Context: an optimization exercise on an open-source flow, tuned for small area and a short achievable clock period. The choices shown serve that exercise and are no tape-out recipe. At most, simulation tests tie the RTL to the original design; equivalence was not proved. Not every run is shown, and edits may drop behaviour that the tests do not exercise. Only the layout flow was run in run 2; the RTL was not checked for function there.

==> flow/design.v <==
module Convolution_with_pipeline(
    clk,
    rst_n,
	in_valid,
	weight_valid,
	In_IFM_1,
	In_IFM_2,
	In_IFM_3,
	In_IFM_4,
    In_IFM_5,
	In_IFM_6,
	In_IFM_7,
	In_IFM_8,
	In_IFM_9,
    In_Weight_1,
    In_Weight_2,
    In_Weight_3,
	In_Weight_4,
    In_Weight_5,
    In_Weight_6,
    In_Weight_7,
    In_Weight_8,
    In_Weight_9,
    out_valid, 
	Out_OFM	
);
input clk, rst_n, in_valid, weight_valid;
input [7:0]In_IFM_1;
input [7:0]In_IFM_2;
input [7:0]In_IFM_3;
input [7:0]In_IFM_4;
input [7:0]In_IFM_5;
input [7:0]In_IFM_6;
input [7:0]In_IFM_7;
input [7:0]In_IFM_8;
input [7:0]In_IFM_9;		
input [7:0]In_Weight_1;
input [7:0]In_Weight_2;
input [7:0]In_Weight_3;
input [7:0]In_Weight_4;
input [7:0]In_Weight_5;
input [7:0]In_Weight_6;
input [7:0]In_Weight_7;
input [7:0]In_Weight_8;
input [7:0]In_Weight_9;
output reg out_valid;
output reg [20:0] Out_OFM;
reg [7:0]IFM_1;
reg [7:0]IFM_2;
reg [7:0]IFM_3;
reg [7:0]IFM_4;
reg [7:0]IFM_5;
reg [7:0]IFM_6;
reg [7:0]IFM_7;
reg [7:0]IFM_8;
reg [7:0]IFM_9;		
reg [7:0]Weight_1;
reg [7:0]Weight_2;
reg [7:0]Weight_3;
reg [7:0]Weight_4;
reg [7:0]Weight_5;
reg [7:0]Weight_6;
reg [7:0]Weight_7;
reg [7:0]Weight_8;
reg [7:0]Weight_9;
reg [16:0]multiple1;
reg [16:0]multiple2;
reg [16:0]multiple3;
reg [16:0]multiple4;
reg [16:0]multiple5;
reg [16:0]multiple6;
reg [16:0]multiple7;
reg [16:0]multiple8;
reg [16:0]multiple9;
reg [2:0] state_cs, state_ns;
parameter IDLE = 3'd0;
parameter IN_DATA = 3'd1;
parameter EXE = 3'd2;
reg [4:0] count_out;
always@(posedge clk or negedge rst_n) begin
	if(!rst_n)
		state_cs <= IDLE;
	else
		state_cs <= state_ns;
end
always@(*) begin
	case(state_cs)
		IDLE:
		begin
			if(in_valid)
				state_ns = IN_DATA;
			else
				state_ns = IDLE;
		end
		IN_DATA:
		begin
			begin
					state_ns = EXE;
			end
		end
		EXE:
		begin
			if(count_out == 24)
				state_ns = IDLE;
			else 
				state_ns = EXE;
		end
		default:
			state_ns = IDLE;
	endcase
end
always@(posedge clk or negedge rst_n) begin
	if(!rst_n) begin
		Weight_1 <= 0 ;
        Weight_2 <= 0 ;
        Weight_3 <= 0 ;
        Weight_4 <= 0 ;
		Weight_5 <= 0 ;
        Weight_6 <= 0 ;
        Weight_7 <= 0 ;
        Weight_8 <= 0 ;
		Weight_9 <= 0 ;
	end
	else if(weight_valid) begin
		Weight_1 <= In_Weight_1;
        Weight_2 <= In_Weight_2;
        Weight_3 <= In_Weight_3;
        Weight_4 <= In_Weight_4;
		Weight_5 <= In_Weight_5;
        Weight_6 <= In_Weight_6;
        Weight_7 <= In_Weight_7;
        Weight_8 <= In_Weight_8;
		Weight_9 <= In_Weight_9;
	end
end
always@(posedge clk or negedge rst_n) begin
	if(!rst_n) begin
		IFM_1  <= 0;
        IFM_2  <= 0;
        IFM_3  <= 0;
        IFM_4  <= 0;
		IFM_5  <= 0;
        IFM_6  <= 0;
        IFM_7  <= 0;
        IFM_8  <= 0;
		IFM_9  <= 0;
	end
	else if(in_valid) begin
		IFM_1  <= In_IFM_1 ;
        IFM_2  <= In_IFM_2 ;
        IFM_3  <= In_IFM_3 ;
        IFM_4  <= In_IFM_4 ;
		IFM_5  <= In_IFM_5 ;
        IFM_6  <= In_IFM_6 ;
        IFM_7  <= In_IFM_7 ;
        IFM_8  <= In_IFM_8 ;
		IFM_9  <= In_IFM_9 ;
	end
end
always@(posedge clk or negedge rst_n) begin
	if(!rst_n)
		count_out <= 0;
	else if(state_cs == EXE) begin
		count_out <= count_out + 1;
	end
	else
		count_out <= 0;
end
always@(posedge clk or negedge rst_n) begin
	if(!rst_n)
		out_valid <= 0;
	else if(state_cs == EXE)
		out_valid <= 1;
	else begin
		out_valid <= 0;
	end		
end
always@(posedge clk or negedge rst_n) begin
	if(!rst_n) begin
		multiple1 <= 0;
		multiple2 <= 0;
		multiple3 <= 0;
		multiple4 <= 0;
		multiple5 <= 0;
		multiple6 <= 0;
		multiple7 <= 0;
		multiple8 <= 0;
		multiple9 <= 0;	
	end
	else if(state_cs == IN_DATA) begin
		multiple1 <= IFM_1*Weight_1;
		multiple2 <= IFM_2*Weight_2;
		multiple3 <= IFM_3*Weight_3;
		multiple4 <= IFM_4*Weight_4;
		multiple5 <= IFM_5*Weight_5;
		multiple6 <= IFM_6*Weight_6;
		multiple7 <= IFM_7*Weight_7;
		multiple8 <= IFM_8*Weight_8;
		multiple9 <= IFM_9*Weight_9;
	end
	else if(state_cs == EXE) begin
		multiple1 <= IFM_1*Weight_1;
		multiple2 <= IFM_2*Weight_2;
		multiple3 <= IFM_3*Weight_3;
		multiple4 <= IFM_4*Weight_4;
		multiple5 <= IFM_5*Weight_5;
		multiple6 <= IFM_6*Weight_6;
		multiple7 <= IFM_7*Weight_7;
		multiple8 <= IFM_8*Weight_8;
		multiple9 <= IFM_9*Weight_9;
	end
	else begin
		multiple1 <= 0;
		multiple2 <= 0;
		multiple3 <= 0;
		multiple4 <= 0;
		multiple5 <= 0;
		multiple6 <= 0;
		multiple7 <= 0;
		multiple8 <= 0;
		multiple9 <= 0;	
	end
end
always@(posedge clk or negedge rst_n) begin
	if(!rst_n) begin
		Out_OFM <= 0;	
	end
	else if(state_cs == EXE) begin
		Out_OFM <= (multiple1+multiple2+multiple3+multiple4+multiple5+multiple6+multiple7+multiple8+multiple9);
	end
	else
		Out_OFM <= 0;
end
endmodule
==> flow/run.sh <==
#!/bin/bash
# synth_recipe.tcl (not shown) runs the flow's synth.tcl, then flattens the netlist and writes it again
# the make line also repeats each setting of config.mk as NAME=value (left out here)
make -C /OpenROAD-flow-scripts/flow DESIGN_CONFIG=/design/flow/config.mk WORK_HOME=/design/flow/orfs CLKGATE_MAP_FILE= SYNTH_SCRIPT=/design/flow/synth_recipe.tcl finish
==> flow/config.mk <==
export PLATFORM = sky130hd
export DESIGN_NAME = Convolution_with_pipeline
export DESIGN_NICKNAME = Convolution_with_pipeline
export VERILOG_FILES = /design/flow/design.v
export SDC_FILE = /design/flow/constraint.sdc
export NUM_CORES = 4
export LEC_CHECK = 0
export CAP_MARGIN = 20
export CORE_MARGIN = 2
export CORE_UTILIZATION = 40
export SLEW_MARGIN = 20
==> flow/constraint.sdc <==
create_clock -name core_clock -period 5.0 [get_ports {clk}]
set_input_delay 1.0000 -clock core_clock [delete_from_list [all_inputs] [get_ports {clk}]]
set_output_delay 1.0000 -clock core_clock [all_outputs]
set_load 0.01 [all_outputs]
Figure 1. Local utilization (run 1).
(1 px per µm) 29 x 29 tiles, from dark purple (low) to yellow (high), 0 to 100% covered.
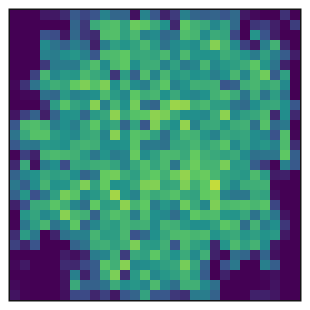
mean over tiles: 43%
fullest tile: 91%
nearly empty tiles: 13%
tiles over 75% full: 5.5%
densest ninth of the die: middle

Figure 2. Signal routing as the flow saved it (run 1).
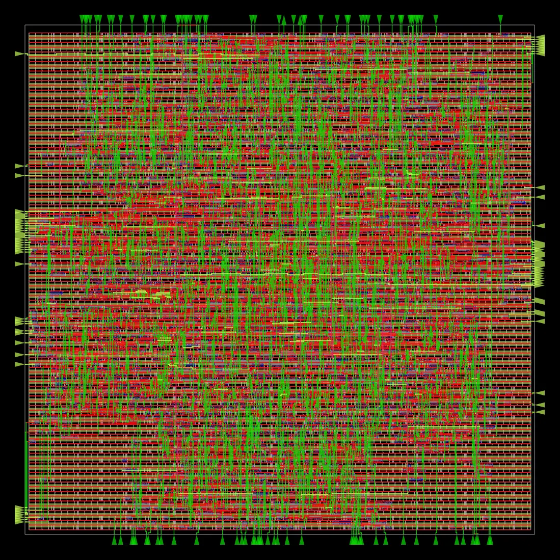
routed length per placed instance: 16.9 µm
final WL: 75300 µm
met2 wire len: 36700 µm
highest routed metal layer: met4

Figure 3. Full-chip view from the flow's report step (run 1).
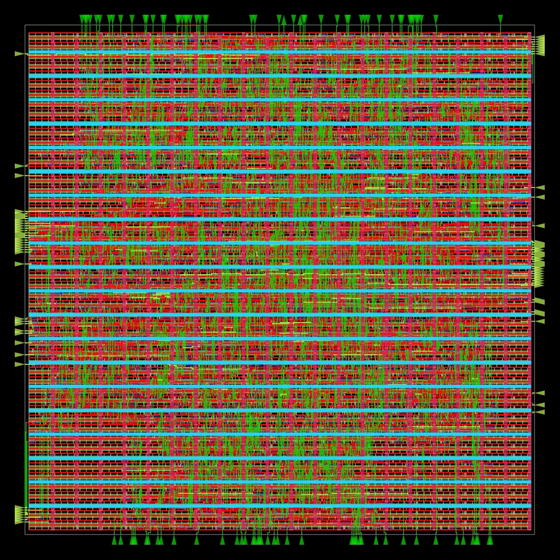
Die Wd: 290 µm
cell area after layout: 37200 µm²

==> metrics.yaml, run 1 <==
clock_tree:
  cts_hold_buf: 0
  clk_latency_ns: 0.59
  cts_made_buffers: 41
  cts_root_buf: "clkbuf_16"
  cts-resized-gates: 0
  cts_tree: "done"
route:
  drtAntennaViolNets: 0
  via_per_inst: 4.88
critical_path:
  required_ns: 5.49
  cpPeakStageDelay_ns: 0.58
  rr_worst_depth: 15
  end_kind: "flip-flop"
  regToRegStartpoint: "multiple7[2]"
  crit_start: "multiple7[2]"
  arrival_ns: 5.04
  start_kind: "flip-flop"
floorplanning:
  dieArea_um2: 84200
cells_and_area:
  drive_gt1_share_pct: 7.40
  regMostFlops: "Out_OFM"
  fin_util_pct: 46.1
  area_growth_pct: 13.7
  final_cells: 4451
  largest_register_ffs: 20
placed_design:
  pre_cts_slack_ns: 0.482
  place_congestion: 0.867
  io_buffers: 168
  hpwl_um: 60700
  place_inst: 4375
synthesis:
  synth_area_um2: 32700
  synth-main-ff-cell: "dfrtp_1"
  syn-num-nets: 4096
  synth_top_area_share_pct: 26.5
  synth_cell_types: 70
  postSynthCellCount: 3167
  yosys-top-cells-area: "fa_1 (27%), dfrtp_1 (24%), ha_1 (13%), and2_1 (10%), inv_1 (6.6%)"
  synth-edff-count: 0
  ys_warn_count: 1
  async_reset_ff_share_pct: 100
grt:
  grt_antenna_before_repair: 2
  grt-ovfl-total: 0
sta:
  relSlewSlack_pct: 45.0
  finClkSkew_ns: 0.0177
  fmax_mhz: 220
  finalMaxSlewViolations: 0
  setup-violations-final: 0
status:
  status: "finished clean"
job:
  cap_violations: 0
min_path:
  worstHoldPathType: "in2async"
==> run 1: cell usage after synthesis (all sizes together) (4+ instances only) <==
master	instances
o21ai	59
mux2	144
o21bai	19
a21boi	5
ha	347
o21a	25
and3	14
a21o	25
clkbuf	32
nand3	17
a211oi	27
o22ai	6
nand2b	11
o31ai	4
nand4	6
a31oi	14
nor2b	10
xor2	44
buf	4
a211o	6
nand2	125
or2	6
a21oi	76
o211ai	5
inv	580
o31a	5
nor3	24
and2	540
or3	7
nor2	144
xnor2	51
fa	434
dfrtp	316
==> run 1: area by class of cell <==
| cell class | instances | area (µm²) |
|---|---|---|
| fillers | 7586 | 43600 |
| repair buffers | 184 | 1830 |
| multi-input cells | 2234 | 22500 |
| clock inverters | 23 | 345 |
| clock buffers | 53 | 1130 |
| inverters | 581 | 2180 |
| well taps | 1060 | 1330 |
| flip-flops and latches | 316 | 7910 |
==> run 1: critical path, delay by kind of cell, from the launching register on <==
family,cells,cell delay [ns]
DFF,1,0.38
AOI/OAI and AO/OA,2,0.46
buffers and inverters,3,0.18
adders and majority gates,6,2.60
and+or+nand+nor,4,0.84
==> run 1: layout by cell type, fill, tap and decap left out, types with 44 or more instances in the layout <==
cell | synthesis | final
ha_1 | 347 | 347
xor2_1 | 44 | 44
inv_1 | 580 | 580
and2_1 | 540 | 539
xnor2_1 | 51 | 51
fa_1 | 434 | 434
a21oi_1 | 75 | 75
clkdlybuf4s50_1 | 0 | 165
dfrtp_1 | 316 | 316
nor2_1 | 143 | 143
mux2_2 | 144 | 144
nand2_1 | 125 | 124
o21ai_0 | 47 | 47
==> run 1: cells by family after synthesis <==
family	count (synthesis)	share of synthesized area (%)
multiplexers	146	5.01
AO/OA/AOI/OAI	295	6.00
buffers and inverters	617	7.10
flip-flops	316	24.2
AND/OR/NAND/NOR	916	15.4
adder cells (fa/ha/maj)	781	39.8
XOR/XNOR	95	2.54
other	1	0.0115
==> run 1: routing by layer <==
metal | up-vias | GRT usage (%) | wire length [µm]
li1 | 10400 | - | -
met1 | 11000 | 25.9 | 35200
met2 | 278 | 31.3 | 36700
met3 | 68 | 2.32 | 2190
met4 | 0 | 3.91 | 1290
met5 | - | 0 | 0
Figure 4. Signal wires by layer (run 1).
(1 px per µm) Only two layers are drawn.
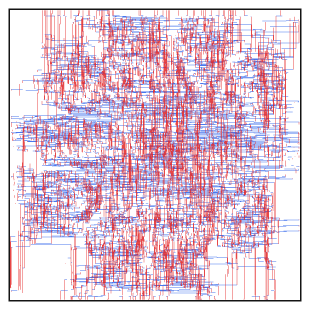

--- run 2: outline of the changes from run 1 ---
flow/design.v: 234 -> 1822 lines; modules unchanged: 0
  Convolution_with_pipeline: edited, 234 -> 1818 lines
  cv_fa: new, 4 lines
==> module cv_fa as of run 2 <==
module cv_fa(input a, input b, input c, output s, output co);
assign s = a ^ b ^ c;
assign co = (a & b) | (a & c) | (b & c);
endmodule
--- a/flow/config.mk
+++ b/flow/config.mk
@@ -9,3 +9,5 @@
 export CORE_MARGIN = 2
 export CORE_UTILIZATION = 40
+export SETUP_SLACK_MARGIN = 1.5
 export SLEW_MARGIN = 20
+export SYNTH_HIERARCHICAL = 1
Figure 5. Signal wires by layer (run 2).
(1.5 px per µm) Only two layers are drawn.
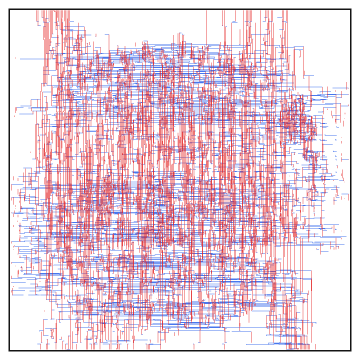
[met1] blue | wire length: 22.6 mm
[met2] red | wire length: 29.5 mm
final WL: 59600 µm
Vias: 12400
Total Routing Usage GR: 24.3%
routed length per placed instance: 24.3 µm

Figure 6. Nets reached from selected ports (run 2).
(2 px per µm)
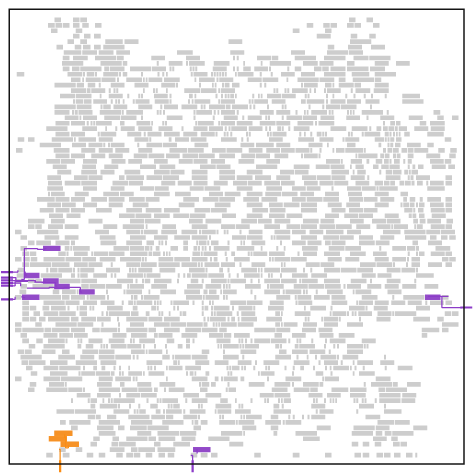
[`In_IFM_5`] purple | direction: input | end cells: 8 | buffers: 8 | wire: 153 µm
[`rst_n`] orange | direction: input | end cells: 3 | buffers: 1 | wire: 18.0 µm
io pins: 170
PortBufs: 168

==> run 2 against run 1 <==
  * Clock skew increased by 0.0093 ns
  * Critical path type unchanged
  * Critical path depth shrank 7
  * Wire length shrank 21%
  * Fmax increased by 20%
==> metrics.yaml, run 2 <==
route:
  via_per_inst: 5.07
  drtAntennaViolNets: 0
sta:
  setup-violations-final: 0
  finClkSkew_ns: 0.0270
  finalMaxSlewViolations: 0
  relSlewSlack_pct: 46.5
  fmax_mhz: 264
synthesis:
  synth_common_cells: "nand2_1 (583), fa_1 (549), dfxtp_1 (156)"
  synthAdderAreaFrac_pct: 56.0
  synth_area_um2: 19800
  yosys.area_share.simple_pct: 12.2
  yosysMostFrequentCell: "nand2_1"
  synth-main-ff-cell: "dfxtp_1"
  postSynthCellCount: 1613
  synth_top_area_share_pct: 55.4
  muxShareOfSynthArea_pct: 0
  synth_compound_area_share_pct: 0.903
  synth_top_family_by_area: "adder cells"
  synth-edff-count: 72
  async_reset_ff_share_pct: 1.30
placed_design:
  place_congestion: 0.967
  hpwl_um: 50400
grt:
  grtUsageMet3_pct: 4.07
  use_met2_pct: 41.1
  grt-ovfl-total: 0
  met1_usage_pct: 31.3
  grt_antenna_before_repair: 0
min_path:
  worstHoldPathType: "reg2reg"
critical_path:
  end_kind: "flip-flop"
  arrival_ns: 4.21
  required_ns: 5.42
  start_kind: "flip-flop"
  regToRegStartpoint: "w1[4]"
job:
  cap_violations: 0
status:
  status: "finished clean"
cells_and_area:
  design_area_um2: 25400
  regMostFlops: "r2"
  fillCellCount: 4162
  area_growth_pct: 28.4
  drive_gt1_share_pct: 33.0
  largest_register_ffs: 64
  final_cell_mix: "nand2_1 (518), fa_2 (288), fa_1 (261), clkdlybuf4s50_1 (167), dfxtp_1 (84)"
  final_common_cell: "nand2_1"
clock_tree:
  cts_root_buf: "clkbuf_16"
  clock_sink_count: 231
  cts_hold_buf: 0
  clk_latency_ns: 0.57
  cts_made_buffers: 27
floorplanning:
  die_w_um: 227
Figure 7. Full-chip view from the flow's report step (run 2).
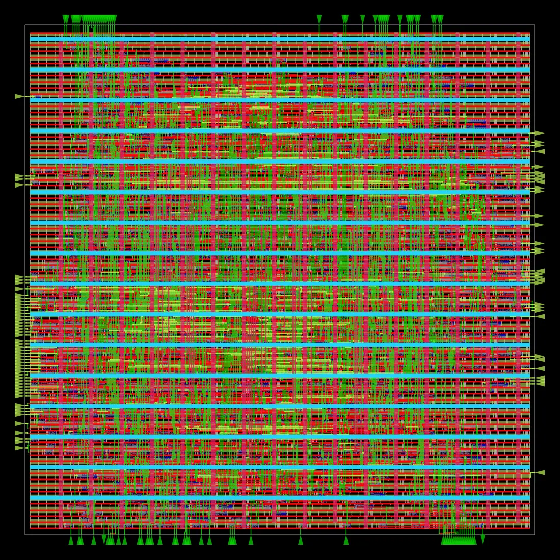
die area: 51400 µm²
fin util: 52.0%
die span in y: 227 µm
FP Rows: 81

==> run 2: metal layers <==
layer  part of all wire (%)  up-vias
li1                       -     5177
met1                     38     6563
met2                     50      574
met3                    7.2      119
met4                    5.4        0
met5                      0        -
==> run 2: final cells by class <==
class	count	area (µm²)	area share (%)
inverter	23	86.3	0.339
sequential	231	5520	21.7
clock inverter	17	183	0.718
timing repair buffer	272	3170	12.5
tap	664	831	3.27
multi-input combinational	1212	14900	58.6
clock buffer	33	739	2.91
==> run 2: per-module statistics from Yosys (local to each module, per instance) <==
module | cells inside | copies in the design | area [µm²]
cv_fa | 1 | 549 | 20.0
Convolution_with_pipeline | 1064 | 1 | 8830
==> run 2: what timing repair did <==
| item | CTS | global route |
|---|---|---|
| setup endpoints to repair | 54 | 48 |
| setup buffers | 91 | 13 |
| pin swaps | 145 | 153 |
| resized for setup | 328 | 183 |
==> run 2: critical path: stages, from the launching register on <==
cell	delay [ns]
edfxtp_1	0.39
buf_12	0.14
nand2_1	0.08
fa_1	0.56
fa_1	0.48
fa_2	0.57
fa_2	0.46
fa_2	0.55
fa_1	0.41
==> run 2: worst max path at each step <==
| stage | slack, ns | startpoint | depth (start not counted) | endpoint |
|---|---|---|---|---|
| after floorplan | 1.47 | w2[6] | 8 | r2[51] |
| after global placement | 1.09 | w0[7] | 7 | r2[47] |
| after detailed placement | 1.05 | w0[7] | 7 | r2[30] |
| after CTS | 1.26 | w0[4] | 8 | r2[6] |
| after global routing | 1.14 | w1[4] | 8 | r2[6] |
| final | 1.21 | w1[4] | 8 | r2[6] |
==> run 2: cells by family (layout without fill, tap and decap cells) <==
| logic type | after synthesis | count (layout) |
|---|---|---|
| buffers and inverters | 170 | 345 |
| other | 1 | 1 |
| XOR/XNOR | 12 | 12 |
| AO/OA/AOI/OAI | 25 | 25 |
| flip-flops | 231 | 231 |
| adder cells (fa/ha/maj) | 558 | 558 |
| AND/OR/NAND/NOR | 616 | 616 |
==> run 2: stage by stage <==
step           instances  utilization (%)  worst slack, ns  hold slack, ns
2_1_floorplan       1613                -             1.47           0.331
3_3_place_gp        2298             44.5             1.09           0.338
3_5_place_dp        2298             44.5             1.05           0.338
4_1_cts             2439             50.6             1.26           0.356
5_1_grt             2452             52.0             1.14           0.374
6_report            2452             52.0             1.21           0.353

port drivers added, routing unchanged:
In the flow no input, the clock included, has a driving cell. The finished layouts below were timed again as built, in two steps. Step 1: set_driving_cell puts a clkbuf_16 on clk and a buf_2 on each other input, an assumption about the parent block. Step 2 times the ports against the registers' clock, not the clock port: input delays grow and output delays shrink by t, the midpoint of the rising clock arrivals with the driver on. a / b / c = ideal ports / drivers / drivers and shift; a / b = the first two.
| run | t (ns) | setup slack, ns | worst setup path at the end | pins driven straight from the clock port |
|---|---|---|---|---|
| run 1 | 0.643 | 0.457 / 0.457 / 0.457 | register to register | 1 |
| run 2 | 0.611 | 1.208 / 1.208 / 1.208 | register to register | 1 |
After both steps every run listed still meets setup and hold.
